Background: an optimization exercise with open tools, aiming at small area. Do not read the settings as production practice.
Function was checked by simulation only, so behaviour that the tests miss may differ from the original.
Some runs may be left out. An edit can pass the tests and still lose a function that they never use.
No activity file was given, so power comes from the tool's default toggle rates.

==> flow/design.v <==
module apb_slave#(
    parameter DATA_SIZE     = 32    ,
    parameter ADDR_SIZE     = 32    ,
    parameter PSTRB_SIZE    = 4     
)
(
    input                           pclk        ,
    input                           prst_n      ,
    input                           pwrite      ,
    input                           psel        ,
    input                           penable     ,
    input                           err_en      ,  
    input [DATA_SIZE -  1 : 0  ]    pwdata      ,
    input [PSTRB_SIZE - 1 : 0  ]    pstrb       ,
    input [ADDR_SIZE -  1 : 0  ]    addr        ,
    output[DATA_SIZE -  1 : 0  ]    wdata       ,
    output                          wr_en       , 
    output                          rd_en       ,
    output                          pready      ,
    output                          pslverr
);
    reg     pready_r    ;
    wire    pready_tmp  ;
    assign pready_tmp = !pready_r ? psel && penable : ~pready_r;
    always@(posedge pclk or negedge prst_n) begin
        if(!prst_n)
            pready_r <= 0;
        else 
            pready_r <= pready_tmp;
    end
    assign wdata   = pwdata;
    assign pready  = pready_r;
    assign wr_en   = pready_r && psel && penable && pwrite;
    assign rd_en   = pready_r && psel && penable && !pwrite;
    assign pslverr = err_en;
endmodule
module counter#
(
    parameter DATA_SIZE = 32,
    parameter CNT_SIZE  = 64
)
(
    input clk, rst_n,
    input cnt_en,
    input [DATA_SIZE-1 : 0] wdata,
    input [7 : 0] reg_sel,
    input wr_en,
    input timer_en,
    output [CNT_SIZE-1 : 0] cnt
);
    reg                      timer_en_d;
    reg     [CNT_SIZE-1 : 0] cnt_r;
    wire    [CNT_SIZE-1 : 0] cnt_tmp;
    wire    [CNT_SIZE-1 : 0] cnt_nxt;
    wire tdr0_sel, tdr1_sel;
    assign tdr0_sel = wr_en && reg_sel[1];
    assign tdr1_sel = wr_en && reg_sel[2];
    assign cnt_tmp[31 :  0] = tdr0_sel ? wdata : cnt_r[31 :  0]  ;
    assign cnt_tmp[63 : 32] = tdr1_sel ? wdata : cnt_r[63 : 32]  ;
    assign cnt_nxt          = timer_en_d & !timer_en ? 64'b0 : tdr1_sel || tdr0_sel ? cnt_tmp :
                                                     cnt_en  ? cnt_r + 1 : cnt_r;
    always@(posedge clk or negedge rst_n) begin
        if(!rst_n)
            cnt_r <= 0;
        else 
            cnt_r <= cnt_nxt;
    end
    always@(posedge clk or negedge rst_n) begin
        if(!rst_n)
            timer_en_d <= 0;
        else 
            timer_en_d <= timer_en;
    end
    assign cnt = cnt_r;
endmodule 
module counter_ctrl(
    input clk, rst_n,
    input div_en, timer_en, halt_req,
    input [3 : 0] div_val,
    output cnt_en
);
    reg timer_en_d;
    wire default_mode;
    reg [7 : 0] limit;
    assign default_mode = timer_en && !div_en && !(halt_req);
    wire ctrl_mode;
    always@(*) begin
        if(div_en) begin
            case(div_val) 
                4'b0000 : limit = 8'd0;
                4'b0001 : limit = 8'd1;
                4'b0010 : limit = 8'd3;
                4'b0011 : limit = 8'd7;
                4'b0100 : limit = 8'd15;
                4'b0101 : limit = 8'd31;
                4'b0110 : limit = 8'd63;
                4'b0111 : limit = 8'd127;
                4'b1000 : limit = 8'd255;
                default : limit = 8'd0;
            endcase
        end else begin
            limit = 1;
        end
    end
    wire [7 : 0] cnt_limit_tmp;
    reg  [7 : 0] cnt_limit_r;
    assign cnt_limit_tmp = timer_en_d & !timer_en ? 8'b0 :  cnt_limit_r == limit && !(halt_req) ? 0 : 
                                                    div_en && timer_en && !(halt_req) ? 
                                                                                    cnt_limit_r + 1 : cnt_limit_r;
    always@(posedge clk or negedge rst_n) begin
        if(!rst_n) begin
            cnt_limit_r <= 0;
            timer_en_d  <= 0;
            end
        else begin
            cnt_limit_r <= cnt_limit_tmp;
            timer_en_d  <= timer_en;
            end
    end
    assign ctrl_mode = cnt_limit_r == limit && timer_en && div_en && !(halt_req);
    assign cnt_en    =  div_en && !(halt_req)? ctrl_mode : default_mode;
endmodule
module reg_file#(
    parameter ADDR_SIZE     = 12    ,
    parameter DATA_SIZE     = 32    ,
    parameter PSTRB_SIZE    = 4     ,
    parameter DIV_VAL_SIZE  = 4     
)
(
    input                           sys_clk, sys_rst_n,  
    input                           wr_en, rd_en,  
    input   [ADDR_SIZE-1 : 0]       addr,    
    input   [DATA_SIZE-1 : 0]       wdata, 
    input   [63 : 0]                cnt,  
    input                           dbg_mode,  
    input   [3 : 0]                 pstrb, 
    output  [DATA_SIZE-1 : 0]       rdata,
    output                          div_en,  
    output  [DIV_VAL_SIZE-1 : 0]    div_val,  
    output                          halt_req_out,  
    output                          timer_en,
    output                          err_en,
    output  [DATA_SIZE-1 : 0]       wdata_counter,
    output  [7 : 0]                 reg_sel_out,
    output                          int_en
);
    parameter TCR_ADDR      = 12'h00;
    parameter TDR0_ADDR     = 12'h04;
    parameter TDR1_ADDR     = 12'h08;
    parameter TCMP0_ADDR    = 12'h0c;
    parameter TCMP1_ADDR    = 12'h10;
    parameter TIER_ADDR     = 12'h14;
    parameter TISR_ADDR     = 12'h18;
    parameter THCSR_ADDR    = 12'h1c;
    parameter DEFAULT_VAL   = 0     ;
    reg [7 : 0] reg_sel;
    reg [DATA_SIZE-1 : 0] tdr0_r    ;
    reg [DATA_SIZE-1 : 0] tdr1_r    ;
    reg [DATA_SIZE-1 : 0] tcmp0_r   ;
    reg [DATA_SIZE-1 : 0] tcmp1_r   ;
    reg [DATA_SIZE-1 : 0] tier_r    ;
    reg [DATA_SIZE-1 : 0] tisr_r    ;
    reg  [31 : 0] tcr_r;
    wire [31 : 0]           low_cnt         ;
    wire [DATA_SIZE-1 : 0]  tcmp0_tmp       ;
    wire [DATA_SIZE-1 : 0]  tcmp1_tmp       ;
    wire [DATA_SIZE-1 : 0]  tier_tmp        ;
    wire [DATA_SIZE-1 : 0]  tisr_tmp        ;
    wire                    div_en_tmp      ;
    wire                    timer_en_tmp    ;               
    wire [3 : 0]            div_val_tmp     ;
    wire [DATA_SIZE-1 : 0]  high_cnt        ;
    wire err_div_en;
    wire err_div_val0;
    wire err_div_val1;
    wire [31 : 0] tcr_tmp;
    wire [31 : 0] tcr_tmp1;
    always@(*) begin
        case(addr) 
            TCR_ADDR    :   reg_sel = 8'b00000001;
            TDR0_ADDR   :   reg_sel = 8'b00000010;
            TDR1_ADDR   :   reg_sel = 8'b00000100;
            TCMP0_ADDR  :   reg_sel = 8'b00001000;
            TCMP1_ADDR  :   reg_sel = 8'b00010000;
            TIER_ADDR   :   reg_sel = 8'b00100000;
            TISR_ADDR   :   reg_sel = 8'b01000000;
            THCSR_ADDR  :   reg_sel = 8'b10000000;
            default     :   reg_sel = 8'b00000000;
        endcase
    end
    wire [31 : 0] mask;
    assign mask = { {8{pstrb[3]}}, {8{pstrb[2]}}, {8{pstrb[1]}}, {8{pstrb[0]} }};
    assign low_cnt  = cnt[DATA_SIZE-1 : 0];
    always@(*) begin
        if(!sys_rst_n) 
            tdr0_r = DEFAULT_VAL;
        else
            tdr0_r = low_cnt;
    end
    assign high_cnt = cnt[63 : 32];
    always@(*) begin
        if(!sys_rst_n)
            tdr1_r = DEFAULT_VAL;
        else 
            tdr1_r = high_cnt;
    end
    assign err_div_en   = timer_en && wr_en && reg_sel[0] && (wdata[1] != div_en) && mask[1] == 1'b1;
    assign err_div_val0 = (reg_sel[0] && wr_en) && (wdata[11 : 8] >= 9) && mask[11 : 8] == 4'b1111;
    assign err_div_val1 = timer_en & wr_en & reg_sel[0] & (wdata[11 : 8] != div_val) & mask[11 : 8] == 4'b1111;
    assign err_en       = err_div_en | err_div_val0 | err_div_val1;
    assign timer_en_tmp = wr_en && reg_sel[0] && !err_en && mask[0] ? wdata[0] : timer_en;
    assign div_en_tmp = !timer_en && wr_en && reg_sel[0] && !err_en && mask[1] ? wdata[1] : div_en;
    assign div_val_tmp = !timer_en && wr_en && reg_sel[0] && (wdata[11 : 8] < 9) && mask[11 : 8] && !err_en ? wdata[11 : 8]  : div_val;
    assign tcr_tmp1 = {20'b0, div_val_tmp, 6'b0, div_en_tmp, timer_en_tmp};
    assign tcr_tmp = wr_en && reg_sel[0] ? (tcr_r & ~mask) | (tcr_tmp1 & mask) : tcr_r;
    always@(posedge sys_clk or negedge sys_rst_n) begin
        if(!sys_rst_n) 
            tcr_r <= {20'b0, 4'b0001, 6'b0, 1'b0, 1'b0};
        else
            tcr_r <= tcr_tmp;
    end
    assign div_val  =   tcr_r[11 : 8];
    assign div_en   =   tcr_r[1];
    assign timer_en =   tcr_r[0];
    assign tcmp0_tmp = wr_en && reg_sel[3] ? (tcmp0_r & ~mask) | (wdata & mask) : tcmp0_r;
    always@(posedge sys_clk or negedge sys_rst_n) begin
        if(!sys_rst_n) 
            tcmp0_r <= 32'hffffffff;
        else 
            tcmp0_r <= tcmp0_tmp;
    end
    assign tcmp1_tmp = wr_en && reg_sel[4] ? (tcmp1_r & ~mask) | (wdata & mask) : tcmp1_r;
    always@(posedge sys_clk or negedge sys_rst_n) begin
        if(!sys_rst_n) 
            tcmp1_r <= 32'hffffffff;
        else 
            tcmp1_r <= tcmp1_tmp;
    end
    assign tier_tmp = wr_en && reg_sel[5] ? (tier_r[0] & ~mask) | (wdata[0] & mask) : tier_r;
    always@(posedge sys_clk or negedge sys_rst_n) begin
        if(!sys_rst_n)
            tier_r <= DEFAULT_VAL;
        else 
            tier_r <= tier_tmp;
    end
    assign int_en = tier_r[0] ? tisr_r[0] : 0;
    assign tisr_tmp = wdata[0] && wr_en && reg_sel[6] ? DEFAULT_VAL : 
                                                        ({tcmp1_r, tcmp0_r} == {tdr1_r, tdr0_r} ? 1'b1 : tisr_r);
    always@(posedge sys_clk or negedge sys_rst_n) begin
        if(!sys_rst_n) 
            tisr_r <= DEFAULT_VAL;
        else 
            tisr_r <= tisr_tmp;
    end
    wire halt_ack_tmp;
    reg halt_req_r;
    wire halt_req_tmp;
    reg halt_ack_r;
    assign halt_ack_tmp = dbg_mode & halt_req_r;
    always@(*) begin
        if(!sys_rst_n)
            halt_ack_r = 0;
        else 
            halt_ack_r = halt_ack_tmp;
    end
    assign halt_req_tmp = wr_en && reg_sel[7] ? (halt_req_r & ~mask) | (wdata[0] & mask) : halt_req_r;
    always@(posedge sys_clk or negedge sys_rst_n) begin
        if(!sys_rst_n) 
            halt_req_r <= 0;
        else 
            halt_req_r <= halt_req_tmp;
    end
    assign halt_req_out = halt_ack_r;
    reg [DATA_SIZE-1 : 0] rdata_r;
    always@(*) begin
        if(rd_en) begin
            case(addr)
                TCR_ADDR    : rdata_r = {20'b0, tcr_r[11 : 8], 6'b0, tcr_r[1 : 0]};
                TDR0_ADDR   : rdata_r = tdr0_r;
                TDR1_ADDR   : rdata_r = tdr1_r;
                TCMP0_ADDR  : rdata_r = tcmp0_r;
                TCMP1_ADDR  : rdata_r = tcmp1_r;
                TIER_ADDR   : rdata_r = tier_r;
                TISR_ADDR   : rdata_r = tisr_r;
                THCSR_ADDR  : rdata_r = {30'h0,halt_ack_r, halt_req_r};
                default     : rdata_r = DEFAULT_VAL;
            endcase
        end else begin
            rdata_r = DEFAULT_VAL;
        end
    end
    assign rdata = rdata_r;
    assign reg_sel_out = reg_sel;
    assign wdata_counter   = wr_en && reg_sel[1] ? (tdr0_r & ~mask) | (wdata & mask) : (tdr1_r & ~mask) | (wdata & mask);
endmodule
module top(
    input               sys_clk, sys_rst_n                  ,
    input               tim_psel, tim_pwrite, tim_penable   ,
    input   [31 : 0]    tim_paddr                            ,
    input   [31 : 0]    tim_pwdata                          ,
    output  [31 : 0]    tim_prdata                          , 
    input   [3 :  0]    tim_pstrb                           ,
    output              tim_pready                          ,
    output              tim_pslverr                         ,
    output              tim_int                             ,
    input               dbg_mode
);
    reg                 tim_pslverr_r               ;
    wire                pslverr, tim_pslverr_tmp    ;
    wire                err_en_tmp, pready_tmp      ;
    wire                wr_en_tmp, rd_en_tmp        ; 
    wire [31 : 0]       rdata_tmp                   ;
    wire [63 : 0]       cnt_tmp                     ;
    wire [31 : 0]       wdata                       ;
    wire                halt_req_tmp                ;
    wire                cnt_en_tmp                  ;
    wire                timer_en_tmp                ;
    wire [7 : 0]        reg_sel_tmp                 ;
    wire [3 : 0]        div_val_tmp                 ;
    wire                div_en_tmp                  ;
    wire [31 : 0]       wdt                         ;
    assign tim_prdata = rdata_tmp;
    assign tim_pready = pready_tmp;
    apb_slave slave(
                     .pwdata    ( tim_pwdata  )     ,
                     .addr      ( tim_paddr   )     ,  
                     .pclk      ( sys_clk     )     ,
                     .prst_n    ( sys_rst_n   )     ,
                     .psel      ( tim_psel    )     ,
                     .penable   ( tim_penable )     ,
                     .pwrite    ( tim_pwrite  )     ,
                     .pstrb     ( tim_pstrb   )     ,
                     .pready    ( pready_tmp  )     ,
                     .pslverr   ( tim_pslverr )     ,
                     .err_en    ( err_en_tmp  )     ,
                     .wr_en     ( wr_en_tmp   )     ,
                     .wdata     ( wdata       )     ,
                     .rd_en     ( rd_en_tmp   )
    );
    reg_file register(
                    .dbg_mode       ( dbg_mode          )   ,
                    .sys_clk        ( sys_clk           )   ,
                    .sys_rst_n      ( sys_rst_n         )   ,
                    .wr_en          ( wr_en_tmp         )   ,
                    .rd_en          ( rd_en_tmp         )   ,      
                    .addr           ( tim_paddr[11 : 0] )   ,
                    .wdata          ( wdata             )   ,
                    .rdata          ( rdata_tmp         )   ,
                    .cnt            ( cnt_tmp           )   ,
                    .div_en         ( div_en_tmp        )   ,
                    .div_val        ( div_val_tmp       )   ,
                    .halt_req_out   ( halt_req_tmp      )   ,
                    .timer_en       ( timer_en_tmp      )   ,
                    .err_en         ( err_en_tmp        )   ,
                    .int_en         ( tim_int           )   ,
                    .reg_sel_out    ( reg_sel_tmp       )   ,
                    .wdata_counter  ( wdt               )   ,
                    .pstrb          ( tim_pstrb         )
    );
    counter_ctrl counter_contrl(
                               .clk         ( sys_clk       )   ,
                               .rst_n       ( sys_rst_n     )   ,
                               .div_en      ( div_en_tmp    )   ,
                               .div_val     ( div_val_tmp   )   ,
                               .halt_req    ( halt_req_tmp  )   ,
                               .cnt_en      ( cnt_en_tmp    )   ,
                               .timer_en    ( timer_en_tmp  )
    );
    counter cnt(
                .timer_en   ( timer_en_tmp  )   ,
                .clk        ( sys_clk       )   ,
                .rst_n      ( sys_rst_n     )   ,
                .cnt_en     ( cnt_en_tmp    )   ,
                .wdata      ( wdt           )   ,
                .reg_sel    ( reg_sel_tmp   )   ,
                .wr_en      ( wr_en_tmp     )   ,
                .cnt        ( cnt_tmp       )
    );
endmodule
==> flow/run.sh <==
#!/bin/bash
# synth_recipe.tcl (not shown) runs the flow's synth.tcl, then flattens the netlist and writes it again
# the make line also repeats each setting of config.mk as NAME=value (left out here)
make -C /OpenROAD-flow-scripts/flow DESIGN_CONFIG=/design/flow/config.mk WORK_HOME=/design/flow/orfs CLKGATE_MAP_FILE= SYNTH_SCRIPT=/design/flow/synth_recipe.tcl finish
==> flow/config.mk <==
export PLATFORM = sky130hd
export DESIGN_NAME = top
export DESIGN_NICKNAME = top
export VERILOG_FILES = /design/flow/design.v
export SDC_FILE = /design/flow/constraint.sdc
export NUM_CORES = 4
export LEC_CHECK = 0
export CAP_MARGIN = 20
export CORE_MARGIN = 2
export CORE_UTILIZATION = 40
export SLEW_MARGIN = 20
==> flow/constraint.sdc <==
create_clock -name core_clock -period 6.0 [get_ports {sys_clk}]
set_input_delay 1.2000 -clock core_clock [delete_from_list [all_inputs] [get_ports {sys_clk}]]
set_output_delay 1.2000 -clock core_clock [all_outputs]
set_load 0.01 [all_outputs]
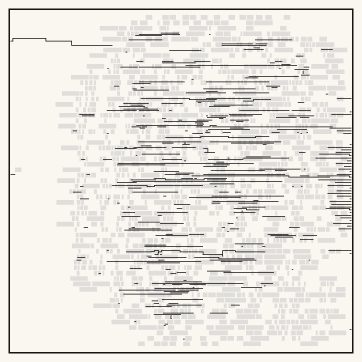
*The metal 3 layer, run 1*
(2 px per um)
wire length on this layer: 3300 um
nets with wire on the layer: 201
longest straight run: 74.5 um

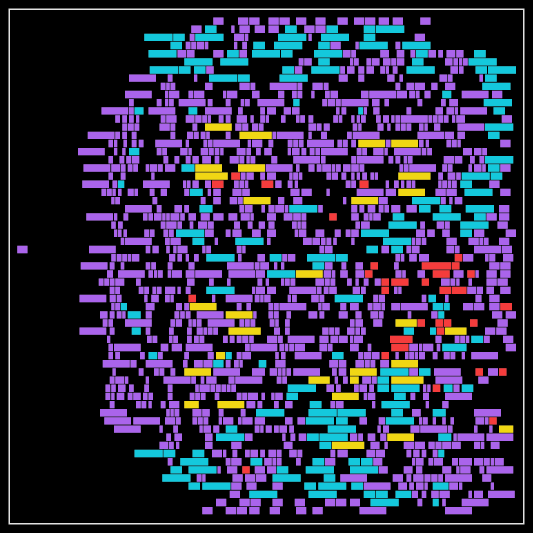
*Sizing map, run 1*
(3 px per um)
[drive 3 to 4] red | cells: 33 | share: 2.4% | most used: buf_4
[drive 6 and up] yellow | cells: 30 | share: 2.2% | most used: clkbuf_16
[drive 2] cyan | cells: 161 | share: 12%
[drive 1 or less] purple | cells: 1140 | share: 84% | most used: a21oi_1

==> results by group, run 1 <==
Outcome
  – Run status: finished clean

Detailed routing
  – Antenna Nets Post-Route: 0
  – Count of routing violations after the opening detailed-route iteration: 1335
  – Vias/cell: 6.39
  – Detail-routed net length per standard cell: around 24 um
  – Overall via count from detail_route: 11100
  – DRC errors left: 0
  – Wire length reported by the detailed router: around 41000 um

Clocking
  – Num Clock Sinks: between 100 and 150
  – Post-CTS Hold Fix Bufs: 0
  – Clock latency of the later-clocked register in the worst-skew pair: around 0.44 ns
  – Root Driver: sky130_fd_sc_hd__clkbuf_16
  – Post-CTS clock slew at the launch and capture registers of the worst setup and hold paths: about 0.060 ns
  – Count of cells resized by post-cts repair: 0
  – CTS HTree Levels: 4
  – Clock tree from TritonCTS: yes
  – Clock buffers created by TritonCTS: 17

Pwr
  – Leakage dissipation: 4.89 nW
  – Sum of internal, switching and leakage power: about 2.4 mW
  – IR drop worst, VDD: 190 uV

Critical path
  – Required time of the critical path: around 4.8 ns
  – Maximum net fanout on the critical path: 22
  – Cell with the largest stage delay on the worst path: sky130_fd_sc_hd__clkdlybuf4s50_1
  – Critical Path Most Common Cell: sky130_fd_sc_hd__clkdlybuf4s50_1
  – Kind of critical path: in2out
  – Arrival time of the worst setup path: 4.47 ns
  – Buffer and inverter count on the worst path: 3
  – Biggest cell delay along the critical path: roughly 0.62 ns
  – Endpoint class of the critical path: primary output
  – Critical path cell sequence: clkdlybuf4s50_1 -> or4_4 -> nor4_1 -> and2_1 -> nand2_1 -> nor3_4 -> buf_12 -> a22oi_1 -> a21oi_1 -> clkdlybuf4s50_1
  – Cell type group with the largest total delay on the critical path: simple AND/OR/NAND/NOR gates

Cells and area
  – Cell class ranked first by area: multi-input gates
  – Most frequent standard cell in the layout excluding fill and tap cells: sky130_fd_sc_hd__a21oi_1
  – Portion of the layout cell area used by non-clock buffers: ~8.6%
  – Area occupied by multi-input gates: roughly 6700 sq um
  – Clock buffer count: 20
  – Multi-input gate share of total cell area: between 50% and 60%
  – P&R area growth vs syn: 14.8%
  – Number of multi-input combinational cells in the layout: 1049
  – Ant diodes: 0
  – Fraction of area in clock buffers and inverters: between 5 and 6%
  – Post-route design area: between 10000 and 15000 sq um
  – Count of inverters not on the clock network in the layout: 25
  – Final core occ: 46.3%
  – Storage cell area: roughly 3800 sq um
  – Ratio of cells with drive above 1 in the final layout: 16.4%
  – Final Instance Count excl. Fillers: about 1700
  – Non-clk bufs: roughly 110

Yosys
  – Post-synthesis cell type with the largest combined area: sky130_fd_sc_hd__dfrtp_1
  – Average footprint of a synthesized cell: 8.24 sq um
  – Number of warnings printed during yosys synthesis: 4
  – Combinational family with the most area after synthesis: compound AO/OA/AOI/OAI gates
  – Top post-synthesis cells by area: sky130_fd_sc_hd__dfrtp_1 18%, sky130_fd_sc_hd__dfstp_2 15%, sky130_fd_sc_hd__a21oi_1 8.0%, sky130_fd_sc_hd__mux2_2 6.6%, sky130_fd_sc_hd__o21ai_0 6.4%
  – Fraction of the mapped netlist area in compound gates: between 20% and 30%
  – Top cells by instance count after synthesis: 179 x sky130_fd_sc_hd__a21oi_1, 143 x sky130_fd_sc_hd__o21ai_0, 100 x sky130_fd_sc_hd__nor2_1, 86 x sky130_fd_sc_hd__nand2_1, 82 x sky130_fd_sc_hd__dfrtp_1
  – Multiplexer share of the synthesized area: under 10%
  – FFs w/ async S/R, synth: 100%
  – Synthesized-area fraction occupied by adder cells: less than 1%
  – Most frequently used cell type in the post-synthesis netlist: sky130_fd_sc_hd__a21oi_1
  – Synthesized-area fraction occupied by xor and xnor cells: between 3 and 4%
  – Synth Net Count: roughly 1400
  – Synthesized netlist cell count: roughly 1400
  – Fraction of the mapped netlist area in simple logic gates: 19.4%
  – Number of synthesized flops with an enable pin: 0
  – Synthesized area: between 10000 and 15000 sq um
  – Yosys top cell area share: a little under a fifth

STA
  – Slew at the pin with the worst max-slew slack: roughly 1.1 ns
  – Final setup fails: 0
  – Fin crit share: between 90% and 100%
  – Worst clock skew on the final layout: 0.0120 ns
  – FMAX: 0.176 GHz
  – Final-report hold violation count: 0
  – RSZ-0062 raised after global routing: no
  – Relative slew margins: 26.3%
  – Hold slack final: approximately 0.47 ns
  – Post-route setup TNS: 0 ns

Place
  – Routability congestion estimate: a little over 0.9
  – Post-placement cell count: 1710
  – Half-perimeter wire length after detailed placement: 29100 um
  – Setup slack after placement: 0.441 ns
  – Port buffer count: between 80 and 90

Global route
  – Aggregate global-route resource usage: 28.3%
  – Number of global-route vias before repair: 10400
  – Global-route wire length before repair: ~63000 um
  – Maximum number of pins on one net before global-route repair: 84
  – Remaining global-route overflow: 0

Floorplanning
  – Die footprint: 29200 sq um
  – Core region area: around 28000 sq um
  – Y dimension of the die: 171 um
  – Tap cell count: between 300 and 400
  – Starting Density: 40.4%
  – Row cnt: 61
  – Top Ports: ~110

Hold path
  – Type of the most critical hold path: reg2reg

Run
  – Max-cap violation count: 0
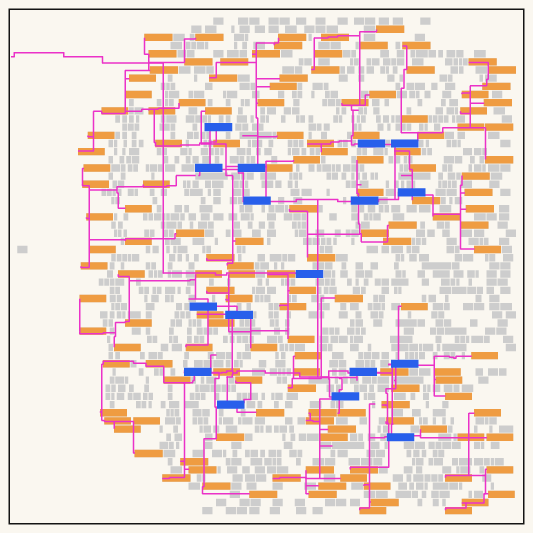
*Clock wires, drivers and flops, run 1*
(3 px per um)
[flip-flops] orange | count: 147
[clock wires] magenta | length: 2350 um
[cells driving clock nets] blue | count: 17
flops lie: widely spread

## run 1: routing by layer
layer | share of wire (%) | wire [um] | up-vias | GRT usage (%)
li1 | - | - | 5022 | -
met1 | 43 | 17500 | 5470 | 38.6
met2 | 45 | 18400 | 538 | 44.2
met3 | 8.0 | 3300 | 97 | 4.67
met4 | 4.4 | 1790 | 0 | 12.2
met5 | 0 | 0 | - | 0
## run 1: worst paths after layout
path,start,cells past startpoint,to,slack (ns)
setup / recovery,tim_paddr[8],10,tim_prdata[13],0.33
hold / removal,slave.pready_r,1,slave.pready_r,0.47
setup reg to reg,cnt.cnt_r[1],8,cnt.cnt_r[48],2.43
hold reg to reg,slave.pready_r,1,slave.pready_r,0.47
max in group asynchronous,sys_rst_n,2,async pin,4.37
min in group asynchronous,sys_rst_n,1,async pin,0.76
## run 1: report_power, final
part	leakage, nW	switching [mW]	internal, mW
registers	1.79	0.000857	0.994
clock network	0.325	0.467	0.795
logic	2.77	0.0727	0.0473
total	4.89	0.540	1.84
### Signal wires on met2, run 1

(3 px per um)
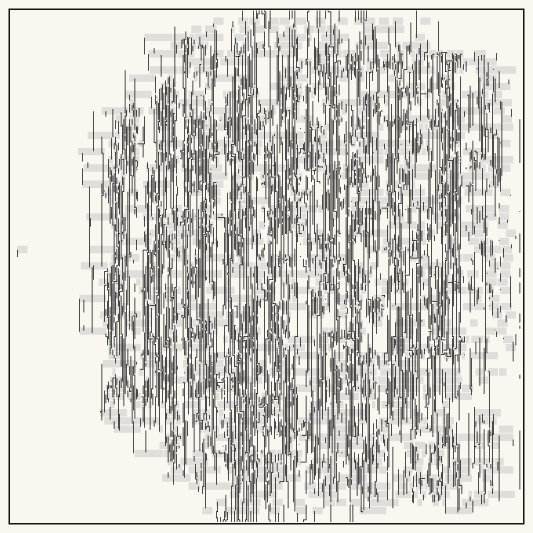

--- run 2 (changed files replaced; the others as in run 1) ---
removed: flow/run.sh
==> flow/design.v <==
module top(
    input               sys_clk, sys_rst_n                  ,
    input               tim_psel, tim_pwrite, tim_penable   ,
    input   [31 : 0]    tim_paddr                           ,
    input   [31 : 0]    tim_pwdata                          ,
    output  [31 : 0]    tim_prdata                          ,
    input   [3 :  0]    tim_pstrb                           ,
    output              tim_pready                          ,
    output              tim_pslverr                         ,
    output              tim_int                             ,
    input               dbg_mode
);
    reg pready_r;
    wire acc = tim_psel & tim_penable;
    always @(posedge sys_clk or negedge sys_rst_n)
        if (!sys_rst_n) pready_r <= 1'b0;
        else            pready_r <= acc & ~pready_r;
    assign tim_pready = pready_r;
    wire wr = pready_r & acc & tim_pwrite;
    wire [11:0] a = tim_paddr[11:0];
    wire        a_ok = ~|{a[11:5], a[1:0]};
    wire [7:0]  sel = {8{a_ok}} & (8'b1 << a[4:2]);
    wire [31:0] wd = tim_pwdata;
    wire [3:0]  be = tim_pstrb;
    reg       timer_en, div_en;
    reg [3:0] div_val;
    wire err = sel[0] & (
                 (timer_en & be[0] & (wd[1] ^ div_en)) |
                 (be[1] & ((wd[11] & |wd[10:8]) | (timer_en & (wd[11:8] != div_val)))));
    assign tim_pslverr = tim_pwrite & err;
    wire tcr_we = wr & sel[0] & ~err;
    always @(posedge sys_clk or negedge sys_rst_n)
        if (!sys_rst_n) begin
            timer_en <= 1'b0;
            div_en   <= 1'b0;
            div_val  <= 4'd1;
        end else if (tcr_we) begin
            if (be[0]) begin timer_en <= wd[0]; div_en <= wd[1]; end
            if (be[1]) div_val <= wd[11:8];
        end
    reg halt_req, int_en;
    always @(posedge sys_clk or negedge sys_rst_n)
        if (!sys_rst_n) begin
            halt_req <= 1'b0;
            int_en   <= 1'b0;
        end else begin
            if (wr & sel[7] & be[0]) halt_req <= wd[0];
            if (wr & sel[5] & be[0]) int_en   <= wd[0];
        end
    wire halt = dbg_mode & halt_req;
    reg       ten_d;
    reg [7:0] pre;
    always @(posedge sys_clk) begin
        ten_d <= timer_en;
        if (!timer_en)           pre <= 8'd0;
        else if (div_en & ~halt) pre <= pre + 8'd1;
    end
    wire [7:0] pmask = ~(8'hff << div_val);
    wire tick = &(pre | ~pmask);
    wire cnt_en = timer_en & ~halt & (~div_en | tick);
    reg  [63:0] cnt;
    wire clear  = ten_d & ~timer_en;
    wire tdr_wr = wr & (sel[1] | sel[2]);
    wire inc    = cnt_en & ~tdr_wr;
    wire [7:0] ld = {8{clear}} | {{4{wr & sel[2]}} & be, {4{wr & sel[1]}} & be};
    wire [31:0] wdc = wd & {32{~clear}};
    wire [63:0] cnt_inc = cnt + {63'd0, inc};
    integer i;
    always @(posedge sys_clk or negedge sys_rst_n)
        if (!sys_rst_n) cnt <= 64'd0;
        else for (i = 0; i < 64; i = i + 1)
            cnt[i] <= ld[i/8] ? wdc[i%32] : cnt_inc[i];
    reg [63:0] cmp;
    wire [7:0] cmp_we = {{4{wr & sel[4]}} & be, {4{wr & sel[3]}} & be};
    always @(posedge sys_clk or negedge sys_rst_n)
        if (!sys_rst_n) cmp <= {64{1'b1}};
        else for (i = 0; i < 64; i = i + 1)
            if (cmp_we[i/8]) cmp[i] <= wd[i%32];
    reg isr;
    always @(posedge sys_clk or negedge sys_rst_n)
        if (!sys_rst_n) isr <= 1'b0;
        else if (wr & sel[6] & wd[0]) isr <= 1'b0;
        else if (cmp == cnt)          isr <= 1'b1;
    assign tim_int = int_en & isr;
    assign tim_prdata =
          ({32{sel[1]}} & cnt[31:0])
        | ({32{sel[2]}} & cnt[63:32])
        | ({32{sel[3]}} & cmp[31:0])
        | ({32{sel[4]}} & cmp[63:32])
        | ({32{sel[0]}} & {20'd0, div_val, 6'd0, div_en, timer_en})
        | {31'd0, sel[5] & int_en}
        | {31'd0, sel[6] & isr}
        | {30'd0, sel[7] & halt, sel[7] & halt_req};
endmodule
==> flow/flow/run.sh <==
#!/bin/bash
set -euo pipefail
bash standard.sh \
  "BUFFER_PORTS_ARGS=-buffer_cell sky130_fd_sc_hd__buf_1" \
  "CTS_ARGS=-sink_clustering_enable -repair_clock_nets -buf_list sky130_fd_sc_hd__clkbuf_8" \
  finish > standard.log 2>&1
==> flow/standard.sh <==
#!/bin/bash
# synth_recipe.tcl (not shown) runs the flow's synth.tcl, then flattens the netlist and writes it again
# the make line also repeats each setting of config.mk as NAME=value (left out here)
make -C /OpenROAD-flow-scripts/flow DESIGN_CONFIG=/design/flow/config.mk WORK_HOME=/design/flow/orfs CLKGATE_MAP_FILE= SYNTH_SCRIPT=/design/flow/synth_recipe.tcl "${@:-finish}"
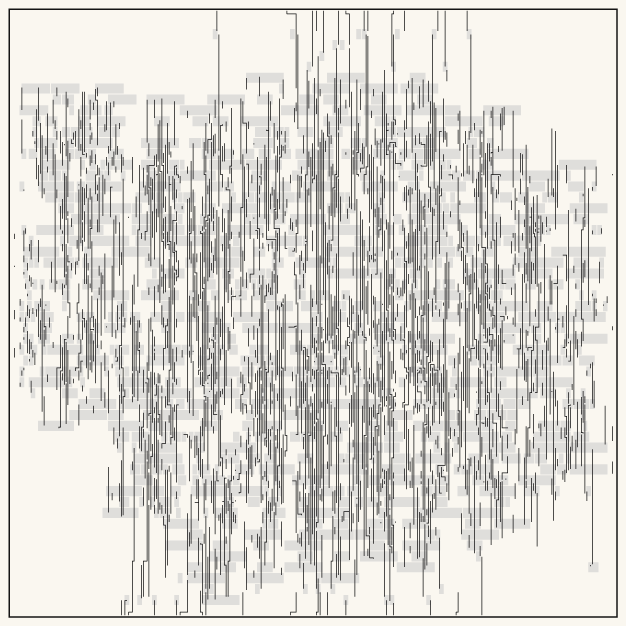
*Signal wires on met2, run 2*
(4 px per um)
longest straight run: 62.2 um
wire length on this layer: 12200 um
nets with wire on the layer: 848
share of all routed wire: 47%
main direction: vertical

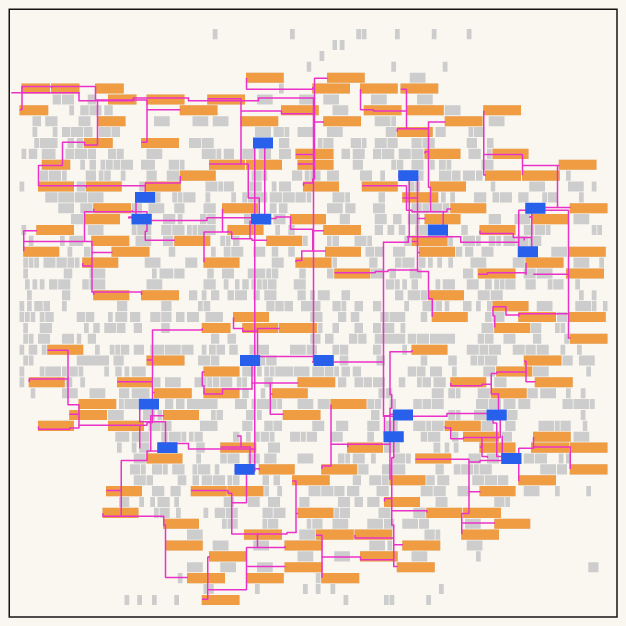
*Clock wires, drivers and flops, run 2*
(4 px per um)
[flip-flops] orange | count: 147
[cells driving clock nets] blue | count: 17
[clock wires] magenta | length: 2090 um
routed clock nets: 18
flops lie: widely spread

==> run 2 against run 1 <==
Core utilization fell by 1.0 points. Synthesized cell count shrank 35%. Largest cell class unchanged. Final area is 25% lower. Largest power group is now sequential cells. Clock power decreased by 42%. Die area fell by 21%. Combinational power shrank about 50%. Non-clock buffer count down 12. Still clean.
==> results by group, run 2 <==
Yosys
  – Multiplexer share of the synthesized area: 9.91% (-0.084 points)
  – Synthesized-area fraction occupied by adder cells: 0.431% (+0.21 points)
  – Yosys top cell area share: 21.0% (+2.6 points)
  – Fraction of the mapped netlist area in simple logic gates: 18.7% (-0.73 points)
  – FFs w/ async S/R, synth: 93.9% (-6.1 points)
  – Top cells by instance count after synthesis: 106 x sky130_fd_sc_hd__nand2_1, 90 x sky130_fd_sc_hd__xor2_1, 73 x sky130_fd_sc_hd__dfrtp_1, 72 x sky130_fd_sc_hd__mux2_2, 65 x sky130_fd_sc_hd__dfstp_2
  – Fraction of the mapped netlist area in compound gates: 11.4% (-15 points)
  – Number of warnings printed during yosys synthesis: 1 (-3)
  – Synthesized area: 8710 sq um (-22%)
  – Synth Net Count: 959 (-33%)
  – Most frequently used cell type in the post-synthesis netlist: sky130_fd_sc_hd__nand2_1

Cells and area
  – Storage cell area: 3710 sq um (-1.2%)
  – Cell class ranked first by area: multi-input gates
  – Number of multi-input combinational cells in the layout: 673 (-36%)
  – Clock buffer count: 17 (-15%)
  – Most frequent standard cell in the layout excluding fill and tap cells: sky130_fd_sc_hd__nand2_1
  – Final core occ: 45.3% (-1.0 points)
  – Ratio of cells with drive above 1 in the final layout: 21.5% (+5.1 points)
  – Non-clk bufs: 99 (-11%)
  – Final Instance Count excl. Fillers: 1234 (-29%)
  – P&R area growth vs syn: 10.3%

Global route
  – Remaining global-route overflow: 0 (unchanged)
  – Aggregate global-route resource usage: 23.6% (-4.7 points)
  – Number of global-route vias before repair: 7004 (-32%)
  – Maximum number of pins on one net before global-route repair: 52 (-38%)

Outcome
  – Run status: finished clean

STA
  – Worst clock skew on the final layout: 0.0143 ns (+0.00234 ns)
  – Slew at the pin with the worst max-slew slack: 0.936 ns (-0.163 ns)
  – Fin crit share: 75.2% (-19 points)
  – Relative slew margins: 37.3% (+11 points)
  – RSZ-0062 raised after global routing: no
  – Post-route setup TNS: 0 ns (unchanged)
  – FMAX: 0.222 GHz (+26%)

Clocking
  – CTS HTree Levels: 4 (unchanged)
  – Root Driver: sky130_fd_sc_hd__clkbuf_8
  – Clock latency of the later-clocked register in the worst-skew pair: 0.48 ns (+0.04 ns)
  – Count of cells resized by post-cts repair: 0 (unchanged)
  – Post-CTS Hold Fix Bufs: 0 (unchanged)
  – Clock tree from TritonCTS: yes

Critical path
  – Maximum net fanout on the critical path: 37 (+68%)
  – Endpoint class of the critical path: primary output
  – Buffer and inverter count on the worst path: 3 (unchanged)
  – Arrival time of the worst setup path: 3.31 ns (-1.16 ns)
  – Register-to-register setup slack: 2.13 ns (-0.30 ns)
  – Cell type group with the largest total delay on the critical path: simple AND/OR/NAND/NOR gates
  – Biggest cell delay along the critical path: 0.43 ns (-0.19 ns)
  – Total number of cells along the worst setup path: 8 (-2)
  – First element of the critical path: tim_paddr[7]
  – Kind of critical path: in2out
  – Reg-to-reg critical path endpoint: cnt[56]
  – Critical Path Most Common Cell: sky130_fd_sc_hd__buf_1

Detailed routing
  – Count of routing violations after the opening detailed-route iteration: 541 (-59%)
  – DRC errors left: 0 (unchanged)
  – Vias/cell: 5.76 (-9.8%)

Floorplanning
  – Core region area: 21200 sq um (-23%)
  – Tap cell count: 275 (-27%)
  – Die footprint: 23000 sq um (-21%)

Hold path
  – Source of the worst hold timing path: pready_r
  – Type of the most critical hold path: reg2reg

Run
  – Max-cap violation count: 0 (unchanged)

Pwr
  – Leakage dissipation: 4.12 nW (-16%)
  – IR drop worst, VDD: 121 uV (-36%)

Place
  – Routability congestion estimate: 0.883 (-3.8%)
  – Post-placement cell count: 1202 (-30%)
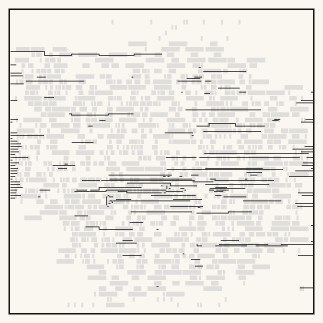
*The metal 3 layer, run 2*
(2 px per um)
wire length on this layer: 1580 um
longest straight run: 58.0 um
main direction: horizontal
nets with wire on the layer: 124

==> run 2: changes by cell type after synthesis, moves of 26 or more <==
cell	before	now
sky130_fd_sc_hd__mux2i_1	36	3
sky130_fd_sc_hd__nand3_1	69	28
sky130_fd_sc_hd__a21oi_1	179	3
sky130_fd_sc_hd__nor2_1	100	43
sky130_fd_sc_hd__o21ai_0	143	36
sky130_fd_sc_hd__clkbuf_1	78	26
sky130_fd_sc_hd__buf_2	39	13
sky130_fd_sc_hd__xor2_1	11	90
==> run 2: layer usage <==
layer	part of all wire, %	vias up	GRT usage (%)
li1	-	3292	-
met1	46	3536	32.9
met2	47	244	37.9
met3	6.0	36	4.22
met4	1.9	0	6.67
met5	0	-	0
==> run 2: stage by stage <==
step	power (mW)	setup slack (ns)	hold slack (ns)	area (sq um)
detailed placement	1.07	1.29	0.436	9260
floorplan	1.02	2.03	0.437	8710
global placement	1.07	1.35	0.434	9250
CTS	1.81	1.54	0.449	9610
global route	1.85	1.30	0.482	9610
finish	1.79	1.49	0.447	9610
==> run 2: power by group <==
group          switching (mW)  total [mW]  internal, mW
combinational          0.0468      0.0602        0.0134
clock                   0.440       0.736         0.296
sequential           0.000542       0.993         0.992
total                   0.488        1.79          1.30
### Sizing map, run 2

(3 px per um)
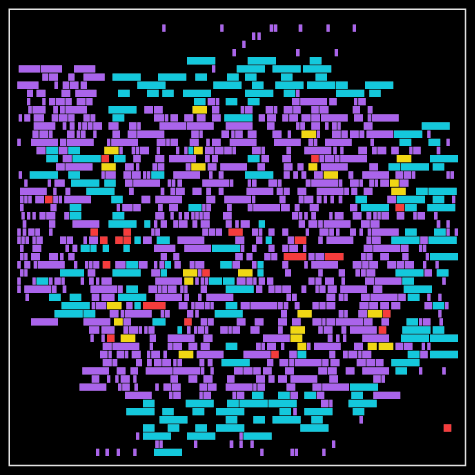

==> run 3, diff against run 2 <==
==> flow/run.sh (new file) <==
#!/bin/bash
# synth_recipe.tcl (not shown) runs the flow's synth.tcl, then flattens the netlist and writes it again
# the make line also repeats each setting of config.mk as NAME=value (left out here)
make -C /OpenROAD-flow-scripts/flow DESIGN_CONFIG=/design/flow/config.mk WORK_HOME=/design/flow/orfs CLKGATE_MAP_FILE= SYNTH_SCRIPT=/design/flow/synth_recipe.tcl finish
removed: flow/flow/run.sh
removed: flow/standard.sh
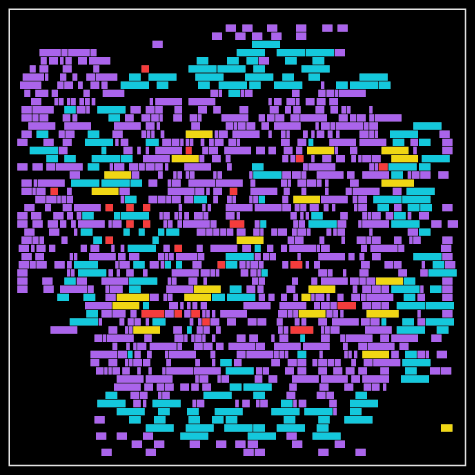
*Sizing map, run 3*
(3 px per um)
[drive 1 or less] purple | cells: 754 | share: 78% | most used: nand2_1
[drive 3 to 4] red | cells: 22 | share: 2.3% | most used: buf_4
[drive 2] cyan | cells: 163 | share: 17% | most used: mux2_2
[drive 6 and up] yellow | cells: 22 | share: 2.3% | most used: clkbuf_16

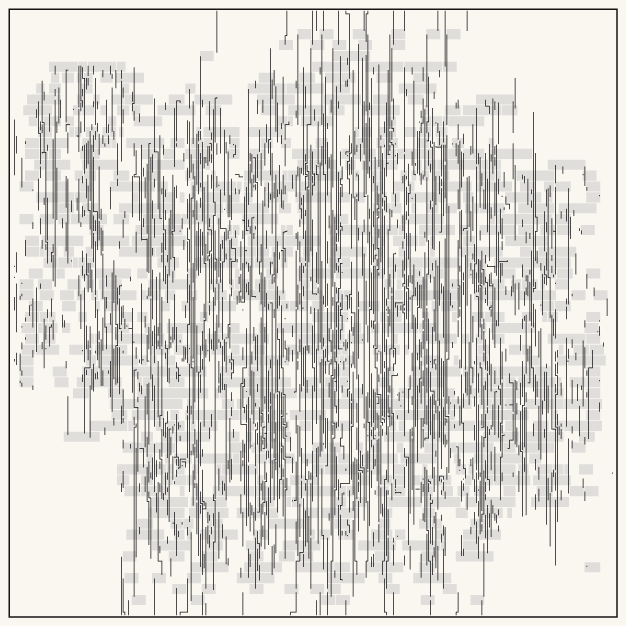
*Signal wires on met2, run 3*
(4 px per um)
share of all routed wire: 47%
main direction: vertical
nets with wire on the layer: 850
longest straight run: 56.4 um
wire length on this layer: 12300 um

==> run 3 against run 2 <==
Die area stayed put. Sequential share of layout area is 3.0 points lower. Count of clock-buffer cells in the layout is 1 higher. Setup slack worse by 0.68 ns. Global-route usage is 0.20 points higher. Clock skew is 0.0062 ns lower. Final cell count is 0.16% higher. Via count is 0.17% higher. Largest power group is now clock. Still clean on timing, DRC and antenna. Highest routed layer unchanged. Critical endpoint unchanged. Final area is 8.3% higher. Register-to-register slack hardly changed. Sequential cell count stayed put.
==> results by group, run 3 <==
Clocking
  – Clock latency of the later-clocked register in the worst-skew pair: 0.43 ns (-0.05 ns)
  – Clock tree from TritonCTS: yes
  – Count of cells resized by post-cts repair: 0 (unchanged)
  – CTS HTree Levels: 4 (unchanged)
  – Post-CTS Hold Fix Bufs: 0 (unchanged)
  – Root Driver: sky130_fd_sc_hd__clkbuf_16

Detailed routing
  – Count of routing violations after the opening detailed-route iteration: 519 (-4.1%)
  – DRC errors left: 0 (unchanged)
  – Vias/cell: 5.76 (about the same)

Pwr
  – Sequential logic power: 0.994 mW (about the same)
  – Sw Share: 22.4% (-4.8 points)
  – Net switching power: 0.486 mW (-0.37%)
  – Clock Power: 1.09 mW (+48%)
  – Combinational Power Share: 3.8% (+0.4 points)
  – Biggest power consumer among the groups: clock
  – Leakage dissipation: 4.48 nW (+8.6%)
  – IR drop worst, VDD: 150 uV (+23%)
  – Power in combinational cells: 0.0831 mW (+38%)
  – Portion of total power attributed to the clock network: 50.3% (+9.2 points)

Critical path
  – Maximum net fanout on the critical path: 34 (-8.1%)
  – Biggest cell delay along the critical path: 0.57 ns (+0.14 ns)
  – First element of the critical path: tim_paddr[7]
  – Critical Path Most Common Cell: sky130_fd_sc_hd__clkdlybuf4s50_1
  – Buffer and inverter count on the worst path: 3 (unchanged)
  – Total number of cells along the worst setup path: 8 (unchanged)
  – Reg-to-reg critical path endpoint: cnt[60]

Cells and area
  – Ratio of cells with drive above 1 in the final layout: 21.5% (+0.059 points)
  – Final Instance Count excl. Fillers: 1236 (+0.16%)
  – P&R area growth vs syn: 19.5%

Yosys
  – Fraction of the mapped netlist area in compound gates: 11.4% (unchanged)
  – Most frequently used cell type in the post-synthesis netlist: sky130_fd_sc_hd__nand2_1
  – Yosys top cell area share: 21.0% (unchanged)
  – Synthesized area: 8710 sq um (unchanged)
  – Synthesized-area fraction occupied by adder cells: 0.431% (unchanged)

Hold path
  – Type of the most critical hold path: reg2reg

Place
  – Post-placement cell count: 1204 (+0.17%)
  – Setup slack after placement: 0.552 ns (-0.739 ns)

STA
  – Worst clock skew on the final layout: 0.00806 ns (-0.00625 ns)
  – Relative slew margins: 33.8% (-3.6 points)
  – RSZ-0062 raised after global routing: no

Floorplanning
  – Core region area: 21200 sq um (unchanged)
  – Die footprint: 23000 sq um (unchanged)

Outcome
  – Run status: finished clean

Global route
  – Maximum number of pins on one net before global-route repair: 98 (+88%)
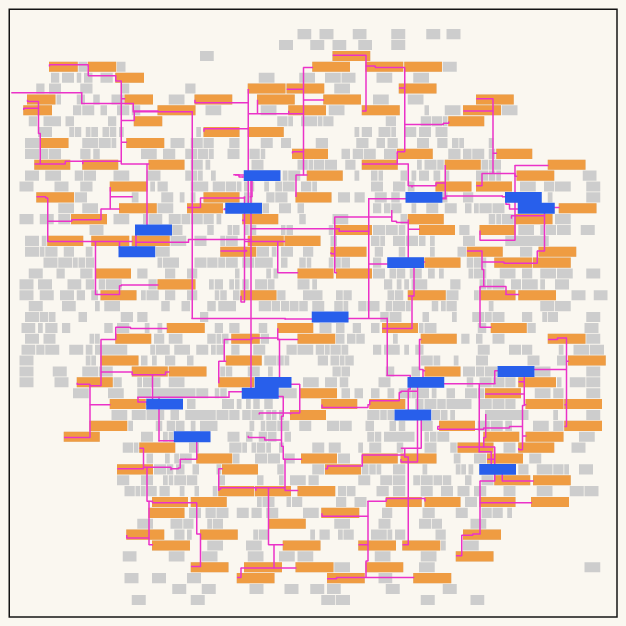
*Clock wires, drivers and flops, run 3*
(4 px per um)
[flip-flops] orange | count: 147
[cells driving clock nets] blue | count: 17
[clock wires] magenta | length: 2050 um
flops lie: widely spread

-- run 3: per-stage QoR --
| step | utilization [%] | hold slack (ns) |
|---|---|---|
| after floorplan | - | 0.437 |
| after CTS | 49.0 | 0.448 |
| after global routing | 49.0 | 0.460 |
| after global placement | 46.2 | 0.436 |
| final | 49.0 | 0.449 |
| after detailed placement | 46.2 | 0.434 |
-- run 3: kinds of logic after synthesis --
family,count (synthesis)
flops,147
mux,76
fa+ha+maj,3
xor+xnor,138
buf+inv,62
compound gates,146
simple gates,310
-- run 3: area by class of cell --
| cell class | count | area share (%) |
|---|---|---|
| multi-input cells | 673 | 45.6 |
| inverters | 8 | 0.289 |
| well taps | 275 | 3.31 |
| flip-flops and latches | 147 | 35.7 |
| repair buffers | 101 | 9.41 |
| clock inverters | 14 | 1.54 |
| clock buffers | 18 | 4.12 |
-- run 3: layer usage --
layer / part of all wire (%) / GRT usage (%) / wire (um)
met5: 0 / 0 / 0
met4: 2.2 / 7.04 / 568
met3: 6.2 / 4.28 / 1630
met1: 45 / 33.5 / 11900
met2: 47 / 37.6 / 12300
### The metal 3 layer, run 3

(2 px per um)
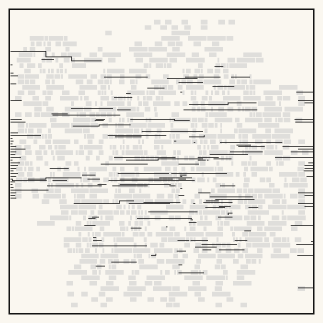

==> run 4, diff against run 3 <==
--- a/flow/design.v
+++ b/flow/design.v
@@ -70,12 +70,13 @@
         if (!sys_rst_n) cnt <= 64'd0;
         else for (i = 0; i < 64; i = i + 1)
             cnt[i] <= ld[i/8] ? wdc[i%32] : cnt_inc[i];
-    reg [63:0] cmp;
+    reg [63:0] ncmp;
+    wire [63:0] cmp = ~ncmp;
     wire [7:0] cmp_we = {{4{wr & sel[4]}} & be, {4{wr & sel[3]}} & be};
     always @(posedge sys_clk or negedge sys_rst_n)
-        if (!sys_rst_n) cmp <= {64{1'b1}};
+        if (!sys_rst_n) ncmp <= 64'd0;
         else for (i = 0; i < 64; i = i + 1)
-            if (cmp_we[i/8]) cmp[i] <= wd[i%32];
+            if (cmp_we[i/8]) ncmp[i] <= ~wd[i%32];
     reg isr;
     always @(posedge sys_clk or negedge sys_rst_n)
         if (!sys_rst_n) isr <= 1'b0;
==> flow/flow/run.sh (new file) <==
#!/bin/bash
set -euo pipefail
bash standard.sh \
  "BUFFER_PORTS_ARGS=-buffer_cell sky130_fd_sc_hd__buf_1" \
  "CTS_ARGS=-sink_clustering_enable -repair_clock_nets -root_buf sky130_fd_sc_hd__clkbuf_8 -buf_list sky130_fd_sc_hd__clkbuf_8 -dont_use_dummy_load" \
  finish > standard.log 2>&1
==> flow/standard.sh (new file) <==
#!/bin/bash
# synth_recipe.tcl (not shown) runs the flow's synth.tcl, then flattens the netlist and writes it again
# the make line also repeats each setting of config.mk as NAME=value (left out here)
make -C /OpenROAD-flow-scripts/flow DESIGN_CONFIG=/design/flow/config.mk WORK_HOME=/design/flow/orfs CLKGATE_MAP_FILE= SYNTH_SCRIPT=/design/flow/synth_recipe.tcl "${@:-finish}"
removed: flow/run.sh
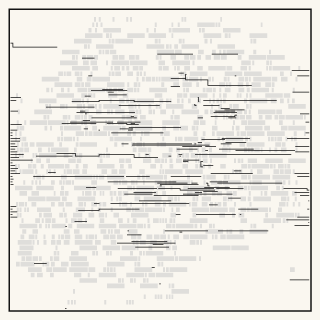
*The metal 3 layer, run 4*
(2 px per um)
main direction: horizontal
longest straight run: 47.8 um
share of all routed wire: 6.5%

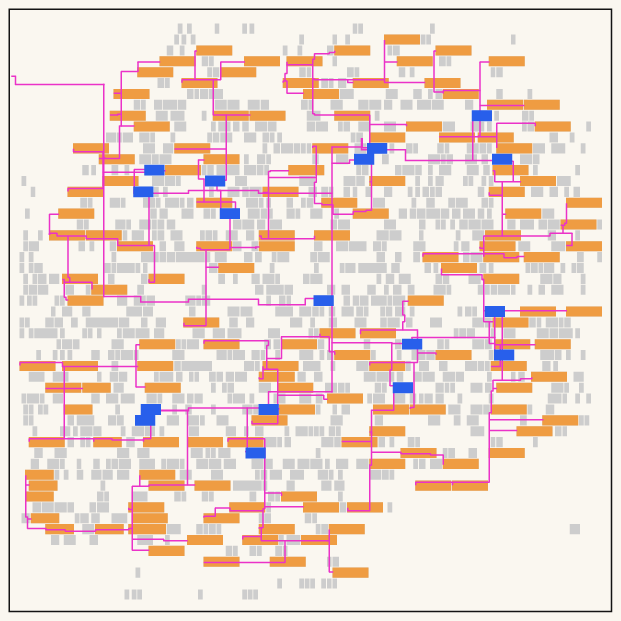
*Clock wires, drivers and flops, run 4*
(4 px per um)
[flip-flops] orange | count: 147
[clock wires] magenta | length: 1990 um
[cells driving clock nets] blue | count: 17
flops lie: widely spread

==> run 4 against run 3 <==
Fmax increased by 4.3%. Global-route usage rose by 0.56 points. Highest routed layer unchanged. Critical path depth did not move. Sequential cell count stayed put. Hold slack improved by 0.0037 ns. Largest cell class unchanged. Setup slack improved by 0.21 ns.
==> results by group, run 4 <==
Floorplanning
  – Y dimension of the die: ~150 um
  – Die outline width: 150 um
  – Starting Density: 40.7%
  – Top Ports: ~110
  – Core region area: 21000 sq um (-0.94%)
  – Row cnt: 53
  – Die footprint: 22600 sq um (-1.8%)

Clocking
  – Clock tree from TritonCTS: yes
  – Post-CTS Hold Fix Bufs: 0 (unchanged)
  – Clock latency of the later-clocked register in the worst-skew pair: 0.46 ns (+0.03 ns)
  – Clock buffers created by TritonCTS: 17
  – Post-CTS setup buffer count: 0
  – Root Driver: sky130_fd_sc_hd__clkbuf_8
  – CTS HTree Levels: 4 (unchanged)
  – Count of cells resized by post-cts repair: 0 (unchanged)
  – Post-CTS clock slew at the launch and capture registers of the worst setup and hold paths: approximately 0.080 ns

STA
  – Hold slack final: 0.453 ns (+0.00372 ns)
  – Final-report hold violation count: 0
  – Slew Viols, Final: 0
  – Time the worst path needs with I/O delays and setup: about 5 ns
  – RSZ-0062 raised after global routing: no
  – FMAX: about 0.20 GHz
  – Fin worst setup slack: approximately 1.0 ns
  – Relative slew margins: 32.5% (-1.3 points)
  – Worst clock skew on the final layout: 0.0322 ns (+0.0242 ns)
  – Fin crit share: between 80% and 90%

Yosys
  – Yosys reg bits: 147
  – Number of warnings printed during yosys synthesis: 1
  – Number of synthesized flops with an enable pin: 0
  – Post-synthesis cell type with the largest combined area: sky130_fd_sc_hd__dfrtp_1
  – Distinct cell type count of the synthesized netlist: 61
  – Average footprint of a synthesized cell: just under 9 sq um
  – FFs w/ async S/R, synth: 93.9%
  – Synthesized netlist cell count: ~970
  – Yosys top cell area share: 40.1% (+19 points)
  – Synth Net Count: 1046
  – Top cells by instance count after synthesis: 137 x sky130_fd_sc_hd__dfrtp_1, 121 x sky130_fd_sc_hd__nor2_1, 115 x sky130_fd_sc_hd__xnor2_1, 111 x sky130_fd_sc_hd__nand2_1, 69 x sky130_fd_sc_hd__a21oi_1
  – Synthesized area: 8550 sq um (-1.9%)
  – Commonest register cell after synthesis: sky130_fd_sc_hd__dfrtp_1
  – Most frequently used cell type in the post-synthesis netlist: sky130_fd_sc_hd__dfrtp_1

Pwr
  – IR drop worst, VDD: 108 uV (-28%)
  – Net switching power: 0.393 mW (-19%)
  – Portion of total power attributed to the clock network: 36.0% (-14 points)
  – Sw Share: 23.9% (+1.4 points)
  – Combinational Power Share: 3.9% (about the same)
  – Total internal power: between 1 and 1.5 mW
  – Pwr/cell area: 178 nW/um^2
  – Sequential group share of total power: between 60% and 70%
  – Leakage dissipation: 3.47 nW (-23%)
  – Sum of internal, switching and leakage power: ~1.6 mW

Critical path
  – Cell with the largest stage delay on the worst path: sky130_fd_sc_hd__or4_1
  – Reg-to-reg critical path endpoint: cnt[63]
  – Maximum net fanout on the critical path: 38 (+12%)
  – Worst flop-to-flop path startpoint: div_val[1]
  – Total number of cells along the worst setup path: 8 (unchanged)
  – Launching element type of the critical path: input pin
  – Critical path cell sequence: buf_1 -> or4_1 -> or4_1 -> or2_4 -> nor2_1 -> a221oi_1 -> o211ai_1 -> buf_1
  – Cell type group with the largest total delay on the critical path: simple AND/OR/NAND/NOR gates
  – Register-to-register setup slack: 1.85 ns
  – Biggest cell delay along the critical path: 0.76 ns (+0.19 ns)
  – Buffer and inverter count on the worst path: 2 (-1)
  – Timing endpoint of the critical path: tim_prdata[9]
  – FF-to-FF path depth: 13
  – Required time of the critical path: around 4.8 ns
  – Endpoint class of the critical path: primary output
  – Kind of critical path: in2out
  – First element of the critical path: tim_paddr[7]

Cells and area
  – Ant diodes: 0
  – Final Instance Count excl. Fillers: 1300 (+5.2%)
  – Most used cells in the layout excluding fill and tap cells: 137 x sky130_fd_sc_hd__dfrtp_1, 118 x sky130_fd_sc_hd__nor2_1, 115 x sky130_fd_sc_hd__xnor2_1, 111 x sky130_fd_sc_hd__nand2_1, 87 x sky130_fd_sc_hd__buf_1
  – Most frequent standard cell in the layout excluding fill and tap cells: sky130_fd_sc_hd__dfrtp_1
  – Ratio of cells with drive above 1 in the final layout: 5.76% (-16 points)
  – P&R area growth vs syn: 8.45%
  – Registers with the highest flip-flop counts: cnt (64), ncmp (64), pre (8)
  – Final core occ: 44.1% (-4.9 points)
  – Post-route design area: a little over 9000 sq um

Place
  – Half-perimeter wire length after detailed placement: 19600 um
  – Post-place instance area: about 9000 sq um
  – Post-placement cell count: 1283 (+6.6%)
  – Port buffer count: 88
  – Routability congestion estimate: slightly above 0.9
  – Setup slack after placement: 0.966 ns (+0.414 ns)

Detailed routing
  – First-pass iteration count of the detailed router: 5
  – Detail-routed net length per standard cell: around 21 um
  – DRC errors left: 0 (unchanged)
  – Antenna Nets Post-Route: 0
  – Overall via count from detail_route: roughly 7500
  – Vias/cell: 5.76 (about the same)
  – Count of routing violations after the opening detailed-route iteration: 710 (+37%)
  – Wire length reported by the detailed router: roughly 27000 um

Hold path
  – Type of the most critical hold path: reg2reg
  – Source of the worst hold timing path: pready_r

Global route
  – Maximum number of pins on one net before global-route repair: 70 (-29%)
  – Number of global-route vias before repair: 7015
  – Aggregate global-route resource usage: roughly 24%
  – Initial antenna violation count: 0
  – Remaining global-route overflow: 0

Run
  – Max-cap violation count: 0

Outcome
  – Run status: finished clean
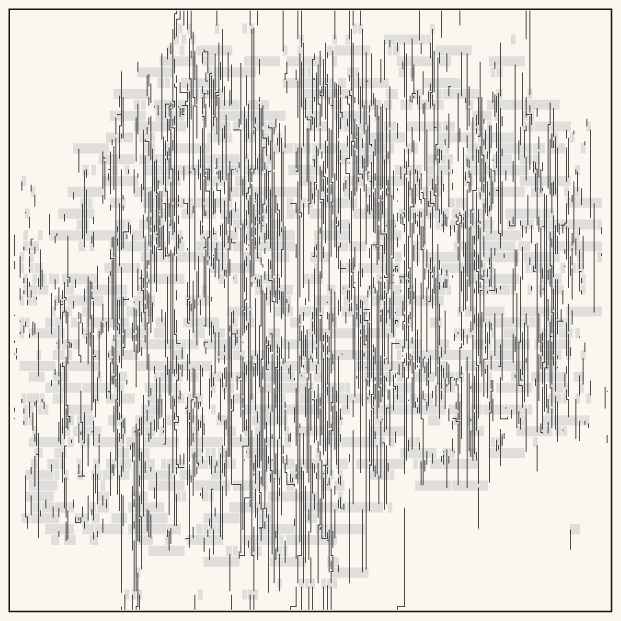
*Signal wires on met2, run 4*
(4 px per um)
wire length on this layer: 12400 um
longest straight run: 75.5 um
main direction: vertical
nets with wire on the layer: 858

run 4: metal layers:
| metal | global-route usage, % | share of wire (%) | vias up |
|---|---|---|---|
| met3 | 4.30 | 6.5 | 38 |
| met1 | 34.9 | 45 | 3667 |
| li1 | - | - | 3506 |
| met5 | 0 | 0 | - |
| met2 | 37.7 | 46 | 281 |
| met4 | 7.45 | 2.2 | 0 |
run 4: power by group through the flow:
stage                     combinational, mW  sequential, mW  clock (mW)
final                                0.0639           0.991       0.592
after global routing                 0.0711           0.991       0.637
after CTS                            0.0648           0.991       0.600
after detailed placement             0.0647            1.01           0
after global placement               0.0647            1.01           0
after floorplan                      0.0109            1.01           0
run 4: logic make-up after synthesis:
group / Yosys count / synth area share [%]
AO/OA/AOI/OAI: 214 / 15.6
XOR/XNOR: 138 / 14.1
adder cells (fa/ha/maj): 3 / 0.439
buffers and inverters: 76 / 4.03
flip-flops: 147 / 42.5
multiplexers: 11 / 1.52
AND/OR/NAND/NOR: 380 / 21.8
run 4: layout make-up:
class,instances,area [sq um]
fillers,2139,11800
flip-flops and latches,147,3630
inverters,16,60.1
well taps,275,344
multi-input cells,746,4580
clock buffers,17,234
repair buffers,99,420

[static timing again, ports no longer ideal]
How much do the figures lean on ideal ports? The routed layouts below were timed once more, with nothing changed but the port constraints.
Step 1 sets driving cells, clkbuf_16 on the clock port and buf_2 on the other inputs (assumed; they add their load-dependent delay and slew).
Step 2 also shifts input and output timing later by t, the mid clock arrival at the registers, as if the neighbouring blocks saw the same clock.
Slacks: ideal ports / drivers / drivers and shift; pairs: ideal ports / drivers.
| run | t, ns | setup WS [ns] | worst hold slack (ns) | worst setup path after step 2 | worst data-port slew with drivers (ns) |
|---|---|---|---|---|---|
| run 1 | 0.486 | 0.332 / 0.307 / 0.307 | 0.469 / 0.469 / 0.469 | input to output | 0.05 |
| run 2 | 0.516 | 1.488 / 1.467 / 1.218 | 0.447 / 0.447 / 0.447 | input to register | 0.04 |
| run 3 | 0.476 | 0.805 / 0.785 / 0.556 | 0.449 / 0.449 / 0.449 | input to register | 0.04 |
| run 4 | 0.486 | 1.017 / 0.996 / 0.895 | 0.453 / 0.453 / 0.453 | input to register | 0.07 |
After both steps setup and hold are still met in every run listed. For run 2, which loses most, drivers alone change the setup slack by -0.021 ns; drivers and shift together by -0.270 ns.
